From an optimization exercise on the open Yosys and OpenROAD flow, aimed at small area and a short achievable clock period; shortcuts taken in it are not production practice.
RTL that was checked went through simulation tests only; none was proved equivalent to the original.
Some runs may be left out. An edit can pass the tests and still lose a function that they never use.
Only the layout flow was run in runs 2 and 3; the RTL was not checked for function there.

$ cat design.v
`timescale 1ns / 1ps
module pid_controller(
    input  logic        clk,
    input  logic        rst_n,
    input  logic [15:0] setpoint,
    input  logic [15:0] feedback,
    input  logic [15:0] Kp,
    input  logic [15:0] Ki,
    input  logic [15:0] Kd,
    input  logic [15:0] clk_prescaler,
    output logic [15:0] control_signal
);
    logic signed [16:0]  error_s;         
    logic signed [16:0]  prev_error_s;
    logic signed [31:0]  integral_s;      
    logic signed [31:0]  derivative_s;
    logic [15:0] clk_divider;
    logic        sampling_flag;
    logic signed [31:0] kp_mul, ki_mul;
    logic signed [31:0] kd_mul;
    logic signed [31:0] control_calc;
    always_ff @(posedge clk or negedge rst_n) begin
        if (!rst_n) begin
            clk_divider    <= 16'h0000;
            sampling_flag  <= 1'b0;
        end else if (clk_divider == clk_prescaler) begin
            clk_divider    <= 16'h0000;
            sampling_flag  <= 1'b1;
        end else begin
            clk_divider    <= clk_divider + 16'd1;
            sampling_flag  <= 1'b0;
        end
    end
    always_comb begin
        error_s = $signed({1'b0, setpoint}) - $signed({1'b0, feedback});
        kp_mul = $signed({1'b0, Kp}) * error_s;
        ki_mul = $signed({1'b0, Ki}) * error_s;
        kd_mul = $signed({1'b0, Kd}) * (error_s - prev_error_s);
        control_calc = kp_mul + integral_s + kd_mul;
    end
    always_ff @(posedge clk or negedge rst_n) begin
        if (!rst_n) begin
            prev_error_s   <= '0;
            integral_s     <= '0;
            derivative_s   <= '0;
            control_signal <= 16'h0000;
        end else if (sampling_flag) begin
            integral_s   <= integral_s + ki_mul;
            derivative_s <= kd_mul;
            control_signal <= control_calc[15:0];
            prev_error_s <= error_s;
        end
    end
endmodule
`timescale 1ns/1ps
module top (
  input  logic        clk,
  input  logic        rst_n,
  input  logic [15:0] setpoint,
  input  logic [15:0] feedback,
  input  logic [15:0] Kp,
  input  logic [15:0] Ki,
  input  logic [15:0] Kd,
  input  logic [15:0] clk_prescaler,
  output logic [15:0] control_signal
);
  pid_controller u_dut (
    .clk(clk),
    .rst_n(rst_n),
    .setpoint(setpoint),
    .feedback(feedback),
    .Kp(Kp),
    .Ki(Ki),
    .Kd(Kd),
    .clk_prescaler(clk_prescaler),
    .control_signal(control_signal)
  );
endmodule
$ cat run.sh
#!/bin/bash
# synth_recipe.tcl (not shown) runs the flow's synth.tcl, then flattens the netlist and writes it again
# the make line also repeats each setting of config.mk as NAME=value (left out here)
make -C /OpenROAD-flow-scripts/flow DESIGN_CONFIG=/design/flow/config.mk WORK_HOME=/design/flow/orfs CLKGATE_MAP_FILE= SYNTH_SCRIPT=/design/flow/synth_recipe.tcl finish
$ cat config.mk
export PLATFORM = sky130hd
export DESIGN_NAME = top
export DESIGN_NICKNAME = top
export VERILOG_FILES = /design/flow/design.v
export SDC_FILE = /design/flow/constraint.sdc
export NUM_CORES = 4
export LEC_CHECK = 0
export CAP_MARGIN = 20
export CORE_MARGIN = 2
export CORE_UTILIZATION = 40
export SLEW_MARGIN = 20
$ cat constraint.sdc
create_clock -name core_clock -period 12.5 [get_ports {clk}]
set_input_delay 2.5000 -clock core_clock [delete_from_list [all_inputs] [get_ports {clk}]]
set_output_delay 2.5000 -clock core_clock [all_outputs]
set_load 0.01 [all_outputs]
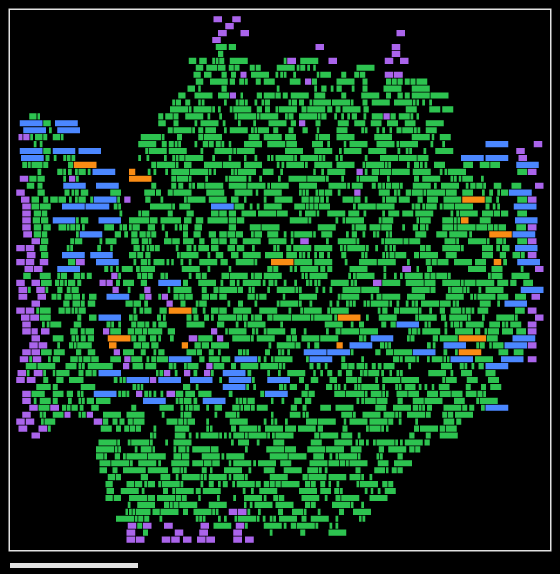
run_1/cell_classes.png
Bar = 50 um.
| class | color | cells |
|---|---|---|
| flip-flops | blue | 65 |
| all other logic | green | 1779 |
| other buffers and delay cells | purple | 146 |
| clock drivers and dummy loads | orange | 16 |
final core utilization: 45.5%
sequential cell area share: 8.37%
Core ar.: 0.0428 sq mm
Finished Cell Area: 0.0195 sq mm
Placement Rows: 76

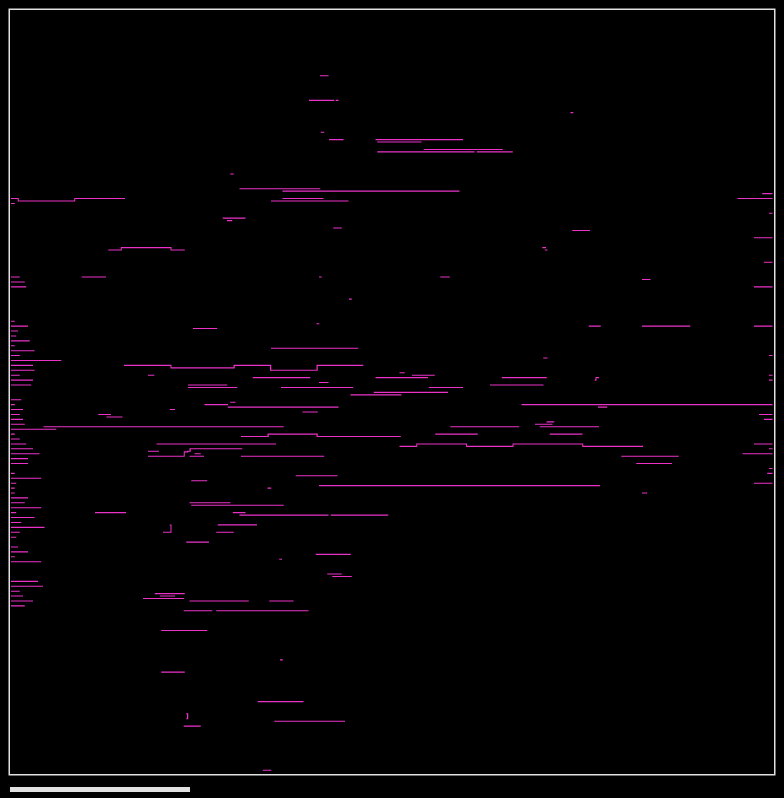
run_1/met3.png
Bar = 50 um.
share of all routed wire: 4.0%
wire length on this layer: 1690 um
Total Wirelength: 41700 um
routed via count: 12500
GRT met3 Usage: 2.66%

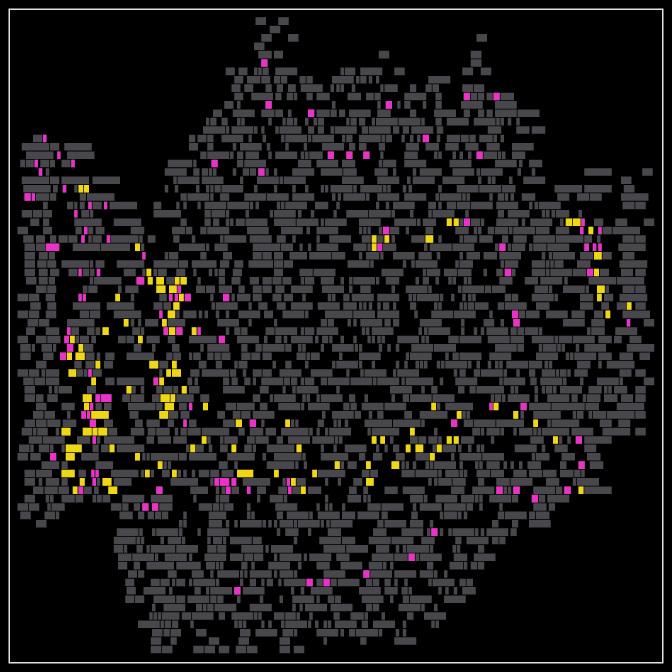
run_1/gate_families.png
| family | color | cells |
|---|---|---|
| NOR gates | magenta | 105 |
| inverting AOI/OAI gates | yellow | 104 |
most common cell after layout, fill and taps aside: inv_1
Post-Layout Cell Count: 2554

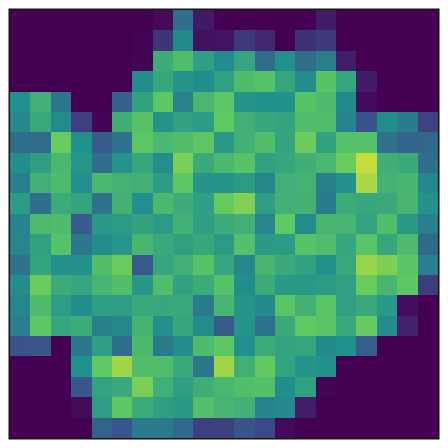
run_1/density.png
The die is cut into 21 by 21 equal tiles; dark purple is low, yellow is high, 0 to 100% covered.
mean over tiles: 42%
tiles over 75% full: 4.3%
nearly empty tiles: 22%
fullest tile: 91%
initial core utilization: 40.3%

==> impl_results.md, run 1 <==
* Status: no timing/DRC/antenna violations
* DR iter-0 viols at 555
* Most frequent cells in the layout: 412 x inv_1, 293 x fa_1, 219 x nand2_1
* H-tree lvl count at 3
* Multi-input combinational area share at 71.5%
* Compound-cell area share of the yosys netlist at 4.76%
* Setup TNS at 0 ps
* Met2 routed WL at roughly 21000 um
* Clk_skew at about 9.5 ps
* Max-capacitance violation count at 0
* CTS tree: built
* CTS Root Buffer Type: clkbuf_16
* Nets at about 2600
* Register bit count reported by yosys at 65
* Slew HR at 40.3%
* Most numerous cell in the Yosys netlist: inv_1
* Gr ovfl total at 0
* WP data required at 12750 ps
* First-pass DRT Iterations at 5
* Crit path time final at 12110 ps
* Global routing met1 resource utilization at 25.3%
* Cts hold-fix bufs at 0
* Buf/Inv on CP at 9
* YS warnings at 1
* Wire length of the first global-routing pass at 69000 um
* Worst reg2reg setup slack at between 3000 and 4000 ps
* Post-synthesis mux area share at approximately 1.2%
* Post-synthesis net count at approximately 2500
* # resized after CTS at 0
* CTS Buffer Depth at 2
* # setup viols final at 0
* Synth Area in Simple Gates at between 10% and 20%
* Dominant cell type by area after synthesis: fa_1
* Critical Path Sink: u_dut.control_signal[15]$_DFFE_PN0P_
* FFs & Latches at 65
* WP depth at 38
* Antenna violations before repair at 2
* Area occupied by multi-input gates at around 0.014 sq mm
* Hpwl dp at around 35000 um
* Startpoint Class: input pin
* GR Util All Layers at 19.9%
* Die area at ~0.045 sq mm
* CTS Buf Count at 9
* Async SR Flop Fraction at 100%
* Placed cell count at approximately 2500
* Worst Setup End Kind: flip-flop
* Reg2reg path depth at 33
* Largest family of logic cells by synthesized area: adder cells
* Diode count at 2
* Most frequent cells after synthesis: 412 x inv_1, 293 x fa_1, 219 x nand2_1
* Vias per inst at ~4.9
* # fillers at 4200
* Clock buffer count at 9
==> run 2: too many edits to list; what changed since run 1 <==
design.v: 78 -> 781 lines; modules unchanged: 1
  pid_controller: edited, 53 -> 756 lines
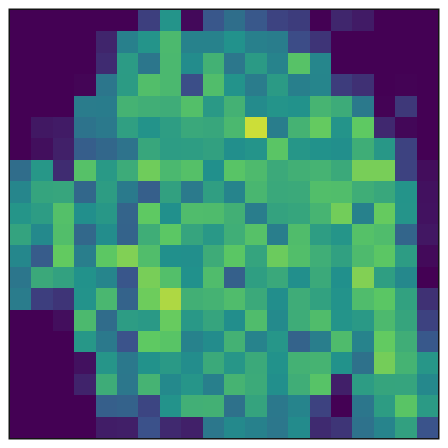
run_2/density.png
The die is cut into 20 by 20 equal tiles; dark purple is low, yellow is high, 0 to 100% covered.
densest ninth of the die: center
nearly empty tiles: 17%
fullest tile: 92%
final core utilization: 45.3%
initial core utilization: 40.4%
Core ar.: 0.0395 sq mm

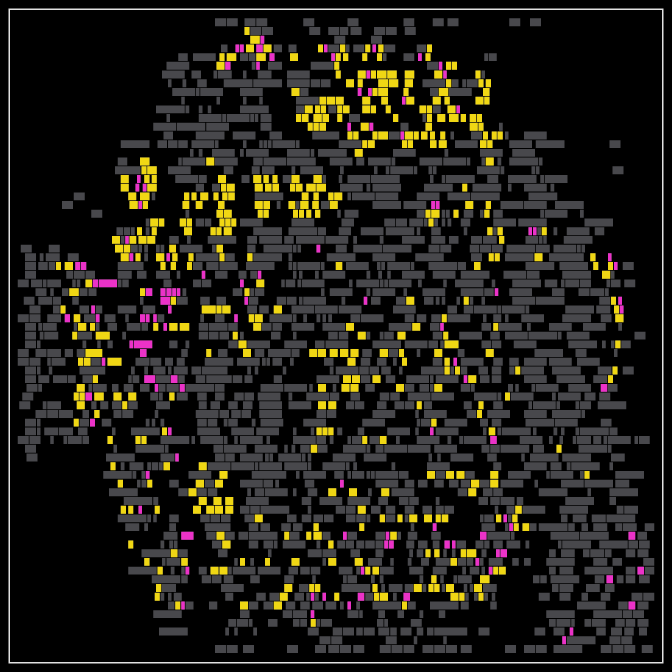
run_2/gate_families.png
| family | color | cells |
|---|---|---|
| inverting AOI/OAI gates | yellow | 414 |
| NOR gates | magenta | 113 |
Post-Layout Cell Count: 2378
multi-input combinational area share: 67.9%

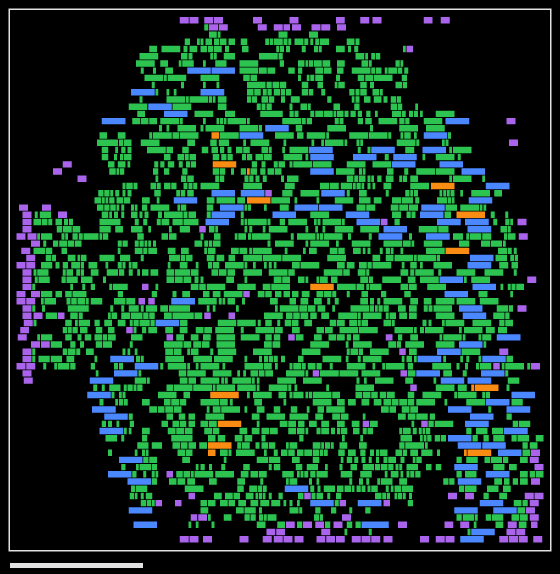
run_2/cell_classes.png
Bar = 50 um.
| class | color | cells |
|---|---|---|
| all other logic | green | 1596 |
| other buffers and delay cells | purple | 144 |
| clock drivers and dummy loads | orange | 16 |
| flip-flops | blue | 97 |
sequential cell area share: 13.6%
Finished Cell Area: 0.0179 sq mm

==> run 2 against run 1 <==
Against the previous run: still clean on timing, DRC and antenna; clock skew rose by 8.8 ps; register-to-register slack gained 680 ps; routed wire length is 19% higher; global-route usage is 4.8 points higher; critical endpoint is now u_dut.I1[15]$_DFF_PN0_; highest routed layer unchanged.
==> impl_results.md, run 2 <==
* Compound-cell area share of the yosys netlist at 20.3% (+16 points)
* Gr ovfl total at 0 (unchanged)
* Area occupied by multi-input gates at 0.0121 sq mm (-13%)
* # setup viols final at 0 (unchanged)
* Slew HR at 22.7% (-18 points)
* # fillers at 3876 (-7.7%)
* FFs & Latches at 97 (+49%)
* DR iter-0 viols at 1285 (+130%)
* Die area at 0.0415 sq mm (-7.4%)
* CTS Root Buffer Type: clkbuf_16
* Synth Area in Simple Gates at 8.67% (-8.1 points)
* Routed via count at 13200 (+6.3%)
* Most frequent cells in the layout: 254 x inv_1, 194 x fa_1, 165 x xnor2_1
* Antenna violations before repair at 0 (-2)
* Status: no timing/DRC/antenna violations
* CTS tree: built
* Reg2reg path depth at 29 (-12%)
* Buf/Inv on CP at 4 (-5)
* Nets at 2214 (-14%)
* GRT met3 Usage at 2.52% (-0.13 points)
* # resized after CTS at 0 (unchanged)
* H-tree lvl count at 3 (unchanged)
* Worst Setup End Kind: flip-flop
* First-pass DRT Iterations at 5 (unchanged)
* Total Wirelength at 49800 um (+19%)
* Met2 routed WL at 24000 um (+16%)
* CTS Buf Count at 9 (unchanged)
* Max-capacitance violation count at 0 (unchanged)
run_2/met3.png
Bar = 50 um.
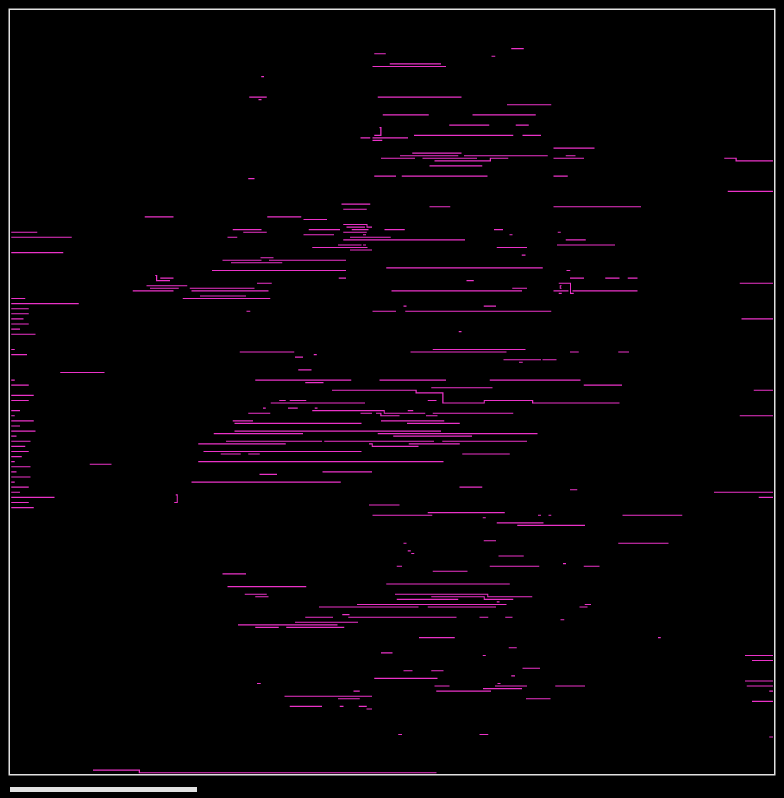

==> run 2 -> run 3 <==
--- a/config.mk
+++ b/config.mk
@@ -5,6 +5,7 @@
 export SDC_FILE = /design/flow/constraint.sdc
 export NUM_CORES = 4
 export LEC_CHECK = 0
+export ABC_AREA = 1
 export CAP_MARGIN = 20
 export CORE_MARGIN = 2
 export CORE_UTILIZATION = 40
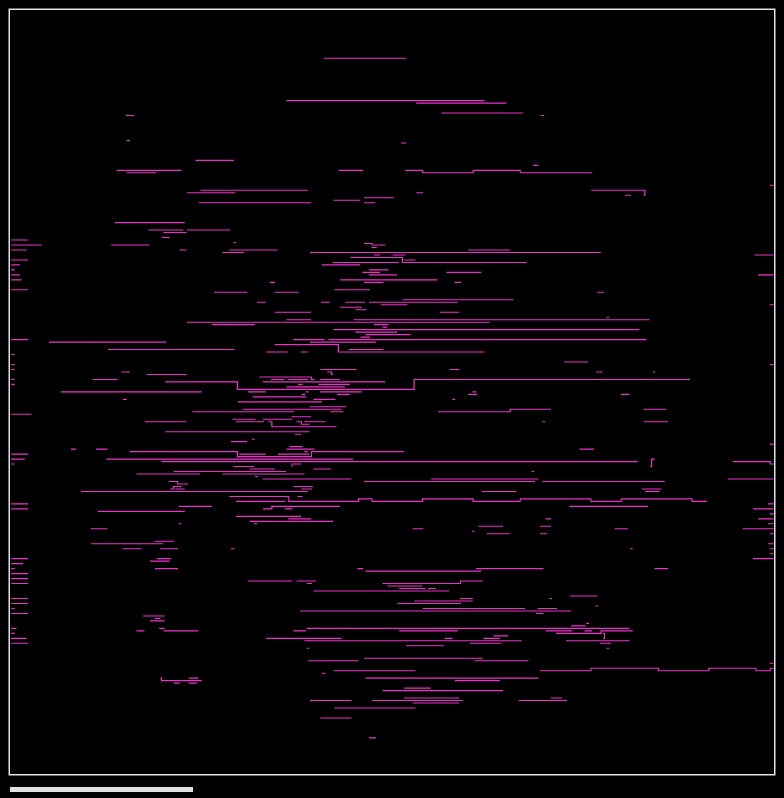
run_3/met3.png
Bar = 50 um.
share of all routed wire: 7.2%
nets with wire on the layer: 249
GRT met3 Usage: 4.94%
Total Wirelength: 56000 um

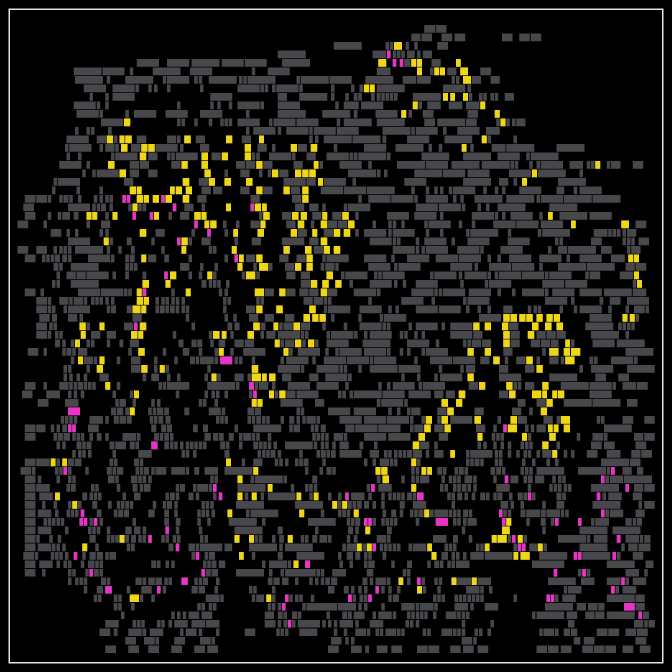
run_3/gate_families.png
| family | color | cells |
|---|---|---|
| inverting AOI/OAI gates | yellow | 298 |
| NOR gates | magenta | 83 |
most common cell after layout, fill and taps aside: nand2_1
Post-Layout Cell Count: 2947
multi-input combinational area share: 64.3%

==> run 3 against run 2 <==
Against the previous run: utilization increased by 0.15 points; largest cell class unchanged; critical endpoint is now u_dut.C1[15]$_DFF_PN0_; still clean on timing, DRC and antenna; non-clock buffer count down 23.
==> impl_results.md, run 3 <==
* CTS tree: built
* Slew HR at 31.2% (+8.6 points)
* Yosys top cell area share at a little under a quarter
* DR iter-0 viols at 1290 (+0.39%)
* Area occupied by multi-input gates at 0.0120 sq mm (-1.2%)
* Dominant cell type by area after synthesis: fa_1
* Status: no timing/DRC/antenna violations
* # fillers at 4288 (+11%)
* CTS Buf Count at 9 (unchanged)
* Routed via count at 15200 (+15%)
* Synth area leaders: fa_1 23%, dfrtp_1 14%, nand2_1 13%
* Post-Synthesis Cell Area at around 0.017 sq mm
* Peak Freq at between 100 and 150 MHz
* Sequential cell area share at 13.0% (-0.56 points)
* Die area at 0.0436 sq mm (+4.9%)
* Finished Cell Area at 0.0187 sq mm (+4.3%)
* FFs & Latches at 97 (unchanged)
* Nets at 2776 (+25%)
* Buf/Inv on CP at 12 (+8)
* Reg2reg path depth at 37 (+28%)
* Synth Area in Simple Gates at 21.7% (+13 points)
* Compound-cell area share of the yosys netlist at 10.5% (-9.8 points)
* First-pass DRT Iterations at 6 (+1)
* Worst Setup End Kind: flip-flop
* Antenna violations before repair at 1 (+1)
* Max-capacitance violation count at 0 (unchanged)
* Count of multi-input gates at 1624
* Gr ovfl total at 0 (unchanged)
* # resized after CTS at 0 (unchanged)
* Most frequent cells in the layout: 578 x nand2_1, 528 x inv_1, 195 x fa_1
* Met2 routed WL at 25100 um (+4.3%)
* # setup viols final at 0 (unchanged)
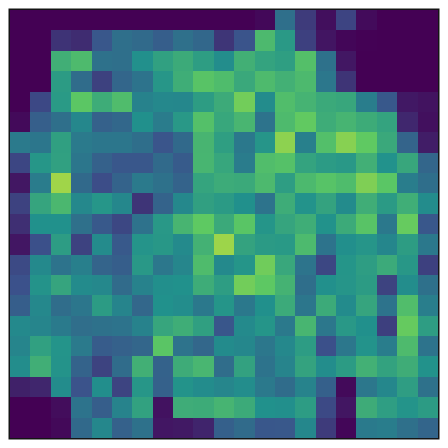
run_3/density.png
The die is cut into 21 by 21 equal tiles; dark purple is low, yellow is high, 0 to 100% covered.
tiles over 75% full: 2.7%
mean over tiles: 41%
nearly empty tiles: 9.1%
Core ar.: 0.0411 sq mm
final core utilization: 45.4%
initial core utilization: 40.8%

run_3/cell_classes.png
Bar = 50 um.
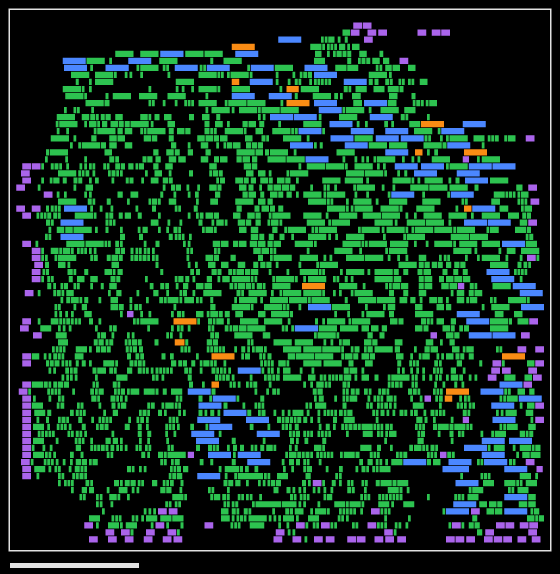

## Run 4: large edit since run 3, in outline
design.v: 781 -> 813 lines; modules unchanged: 1
  pid_controller: edited, 756 -> 780 lines
  pid_fa: new, 4 lines
  pid_ha: new, 4 lines
==> module pid_ha as of run 4 <==
module pid_ha(input logic a, b, output logic s, co);
  assign s = a ^ b;
  assign co = a & b;
endmodule
==> module pid_fa as of run 4 <==
module pid_fa(input logic a, b, c, output logic s, co);
  assign s = a ^ b ^ c;
  assign co = (a & b) | (a & c) | (b & c);
endmodule
--- a/config.mk
+++ b/config.mk
@@ -6,7 +6,9 @@
 export NUM_CORES = 4
 export LEC_CHECK = 0
-export ABC_AREA = 1
 export CAP_MARGIN = 20
 export CORE_MARGIN = 2
 export CORE_UTILIZATION = 40
+export SETUP_SLACK_MARGIN = 4.5
 export SLEW_MARGIN = 20
+export SYNTH_HIERARCHICAL = 1
+export SYNTH_MINIMUM_KEEP_SIZE = 0
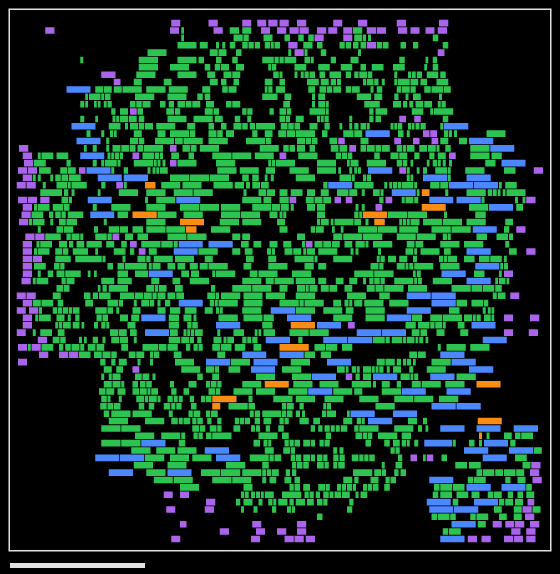
run_4/cell_classes.png
Bar = 50 um.
| class | color | cells |
|---|---|---|
| other buffers and delay cells | purple | 149 |
| flip-flops | blue | 97 |
| clock drivers and dummy loads | orange | 16 |
| all other logic | green | 1400 |
sequential cell area share: 14.0%
final core utilization: 46.1%

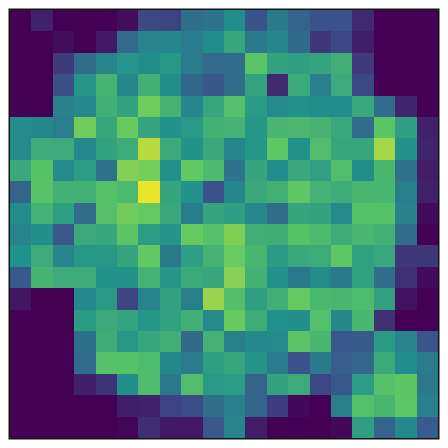
run_4/density.png
The die is cut into 20 by 20 equal tiles; dark purple is low, yellow is high, 0 to 100% covered.
initial core utilization: 40.6%
Core ar.: 0.0376 sq mm

==> run 4 against run 3 <==
Against the previous run: still clean; non-clock buffer count is 28 higher; final cell count shrank 26%; largest cell class unchanged; global-route usage decreased by 2.1 points; first-iteration DRC count decreased by 12%.
==> impl_results.md, run 4 <==
* Status: no timing/DRC/antenna violations
* First-pass DRT Iterations at 5 (-1)
* Area occupied by multi-input gates at 0.0122 sq mm (+1.9%)
* CTS tree: built
* Synth Area in Simple Gates at 9.02% (-13 points)
* Slew HR at 28.3% (-2.9 points)
* Met2 routed WL at 22400 um (-11%)
* FFs & Latches at 97 (unchanged)
* Synth area leaders: fa_1 29%, dfrtp_1 16%, xor2_1 6.4%
* Peak Freq at 127 MHz (+6.2%)
* DR iter-0 viols at 1135 (-12%)
* Reg2reg path depth at 17 (-54%)
* Worst Setup End Kind: flip-flop
* Post-Layout Cell Count at 2173 (-26%)
* CTS Buf Count at 9 (unchanged)
* # setup viols final at 0 (unchanged)
* Nets at 2047 (-26%)
* Dominant cell type by area after synthesis: fa_1
* Post-Synthesis Cell Area at 0.0153 sq mm (-8.9%)
* Yosys top cell area share at 28.7% (+5.4 points)
* Gr ovfl total at 0 (unchanged)
* Buf/Inv on CP at 2 (-10)
* Max-capacitance violation count at 0 (unchanged)
* Finished Cell Area at 0.0173 sq mm (-7.1%)
* Die area at 0.0397 sq mm (-8.8%)
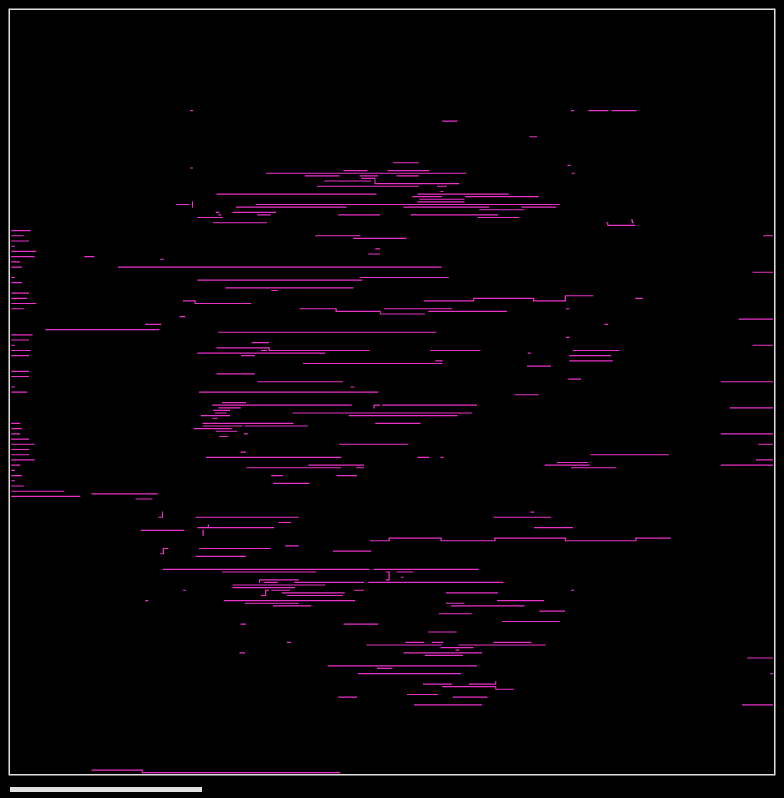
run_4/met3.png
Bar = 50 um.
longest straight run: 84.2 um
main direction: horizontal
nets with wire on the layer: 183
wire length on this layer: 2860 um
GRT met3 Usage: 3.70%
Total Wirelength: 46500 um
routed via count: 12400

run_4/gate_families.png
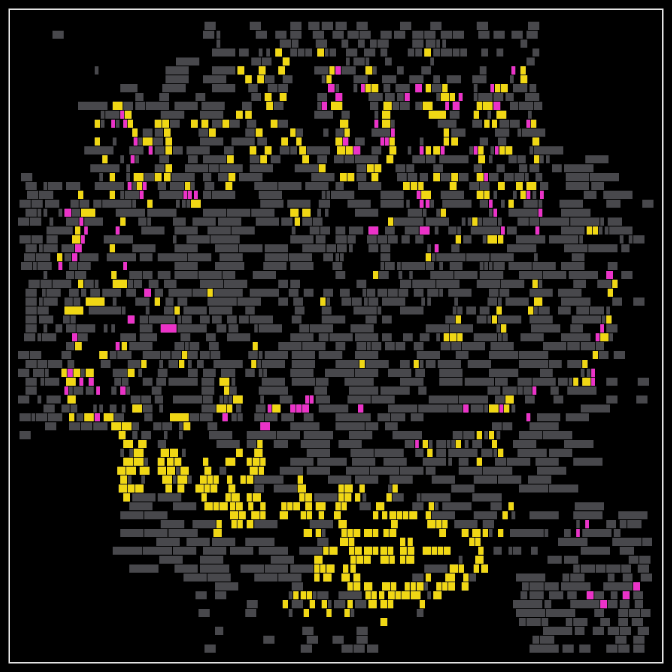

==> run 4 -> run 5 <==
--- a/config.mk
+++ b/config.mk
@@ -5,6 +5,7 @@
 export SDC_FILE = /design/flow/constraint.sdc
 export NUM_CORES = 4
 export LEC_CHECK = 0
+export ABC_AREA = 1
 export CAP_MARGIN = 20
 export CORE_MARGIN = 2
 export CORE_UTILIZATION = 40
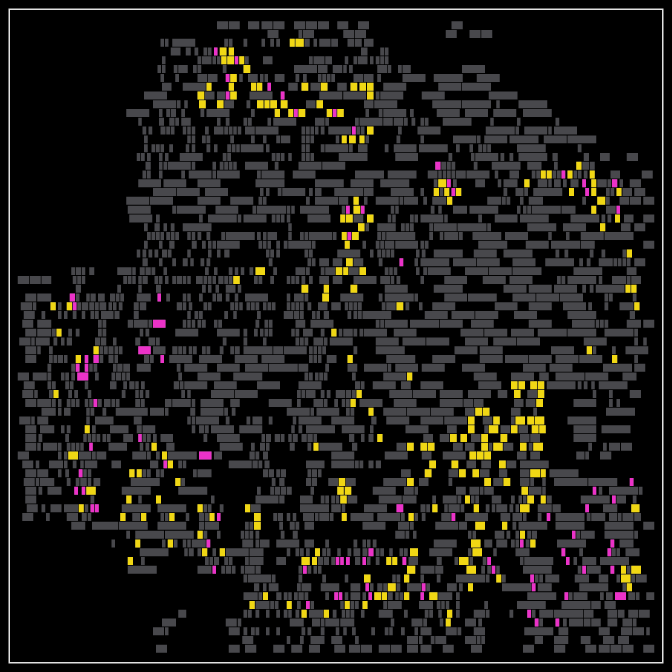
run_5/gate_families.png
| family | color | cells |
|---|---|---|
| inverting AOI/OAI gates | yellow | 217 |
| NOR gates | magenta | 83 |
multi-input combinational area share: 69.0%
Post-Layout Cell Count: 2630

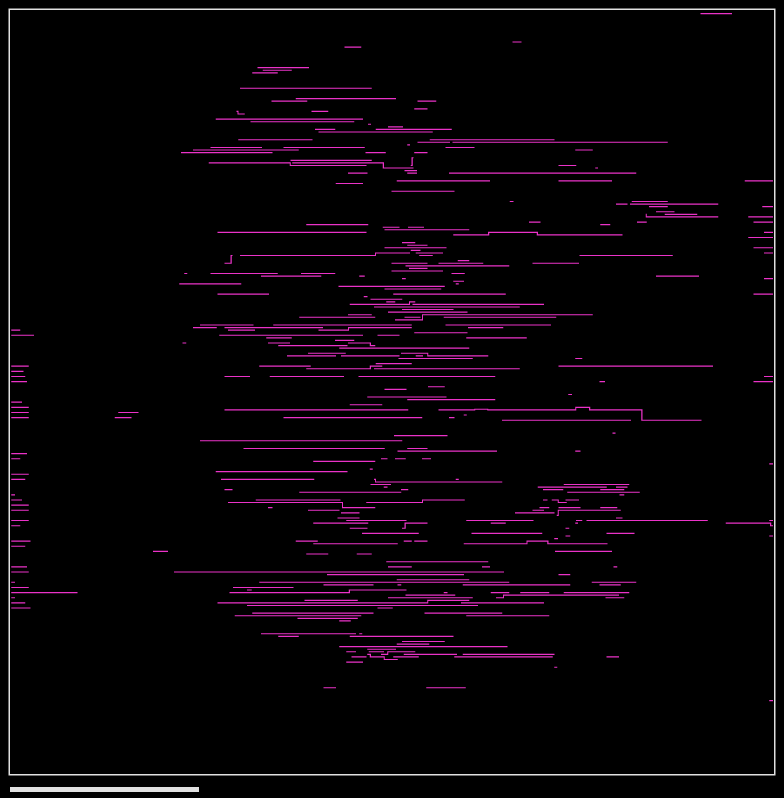
run_5/met3.png
Bar = 50 um.
share of all routed wire: 8.4%
nets with wire on the layer: 248
main direction: horizontal
longest straight run: 86.9 um
wire length on this layer: 4290 um
GRT met3 Usage: 3.84%
Total Wirelength: 51000 um

==> run 5 against run 4 <==
Against the previous run: critical path depth shrank 2; cell area grew 1.0%; still clean; synthesized cell count grew 26%; register-to-register slack lost 160 ps; largest cell class unchanged.
==> impl_results.md, run 5 <==
* Buf/Inv on CP at 3 (+1)
* Clock buffer count at 9
* DR iter-0 viols at 1470 (+30%)
* Initial core utilization at 40.5% (-0.075 points)
* Reg2reg path depth at 14 (-3)
* M2 GR Usage at between 40% and 50%
* WL/cell at 19.4 um
* Met2 routed WL at 23200 um (+3.6%)
* Pin count of the biggest net entering global routing at 74
* CTS tree: built
* Final Slew Violations at 0
* Die area at 0.0408 sq mm (+2.6%)
* FFs & Latches at 97 (unchanged)
* First-pass DRT Iterations at 6 (+1)
* Final core utilization at 45.3% (-0.81 points)
* Area occupied by multi-input gates at 0.0121 sq mm (-1.2%)
* Synth area leaders: fa_1 28%, nand2_1 18%, dfrtp_1 15%
* Synth Area in Simple Gates at 25.4% (+16 points)
* Status: no timing/DRC/antenna violations
* N_taps at slightly above 500
* Crit Path Max Fanout at 9
* P&R area growth vs syn at 11.8%
* Routed via count at 13900 (+13%)
* Peak Freq at 131 MHz (+3.2%)
* Slew HR at 32.8% (+4.5 points)
* Yosys top cell area share at 28.0% (-0.74 points)
* Post-Synthesis Cell Area at 0.0157 sq mm (+2.7%)
* # setup viols final at 0 (unchanged)
* CTS Buf Count at 9 (unchanged)
* Worst Setup End Kind: flip-flop
* Nets at 2497 (+22%)
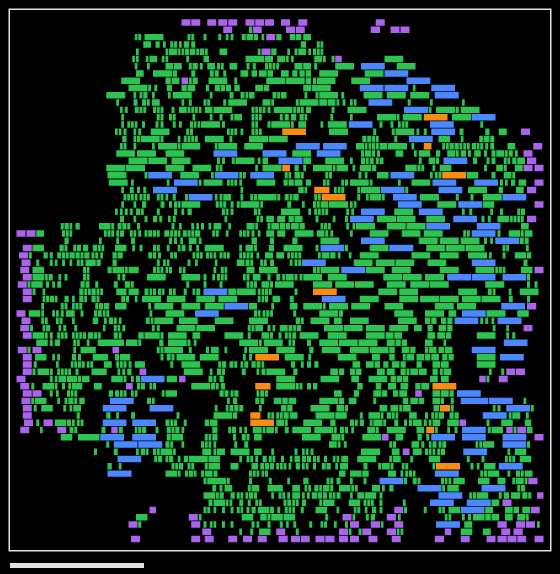
run_5/cell_classes.png
Bar = 50 um.
| class | color | cells |
|---|---|---|
| other buffers and delay cells | purple | 128 |
| all other logic | green | 1871 |
| flip-flops | blue | 97 |
| clock drivers and dummy loads | orange | 16 |
Placement Rows: 72
Finished Cell Area: 0.0175 sq mm
Core ar.: 0.0386 sq mm

static timing again, ports no longer ideal:
Ports are ideal in the flow. The routed layouts listed here were re-timed in OpenROAD.
Step 1 (the two cells are an assumption about what drives the block):
set clk [get_ports {clk}]
set_driving_cell -lib_cell sky130_fd_sc_hd__clkbuf_16 $clk
set_driving_cell -lib_cell sky130_fd_sc_hd__buf_2 [delete_from_list [all_inputs] $clk]
Step 2 moves the port delays by t, midway between the first and last clock arrival at a register: inputs arrive t later, outputs are due t later. That takes back most of the time a late clock gives input paths.
Three values: no drivers, after step 1, after step 2; two values: the first two.
run	t, ns	setup WS [ns]	worst setup path after step 2
run 1	0.403	0.386 / 0.412 / 0.008	input to register
run 2	0.426	2.500 / 2.527 / 2.101	input to register
run 3	0.438	4.135 / 4.166 / 3.728	input to register
run 4	0.414	4.626 / 4.652 / 4.238	input to register
run 5	0.434	4.870 / 4.902 / 4.468	input to register
After both steps setup and hold are still met in every run listed. For run 3, which loses most, drivers alone change the setup slack by +0.031 ns; drivers and shift together by -0.407 ns.
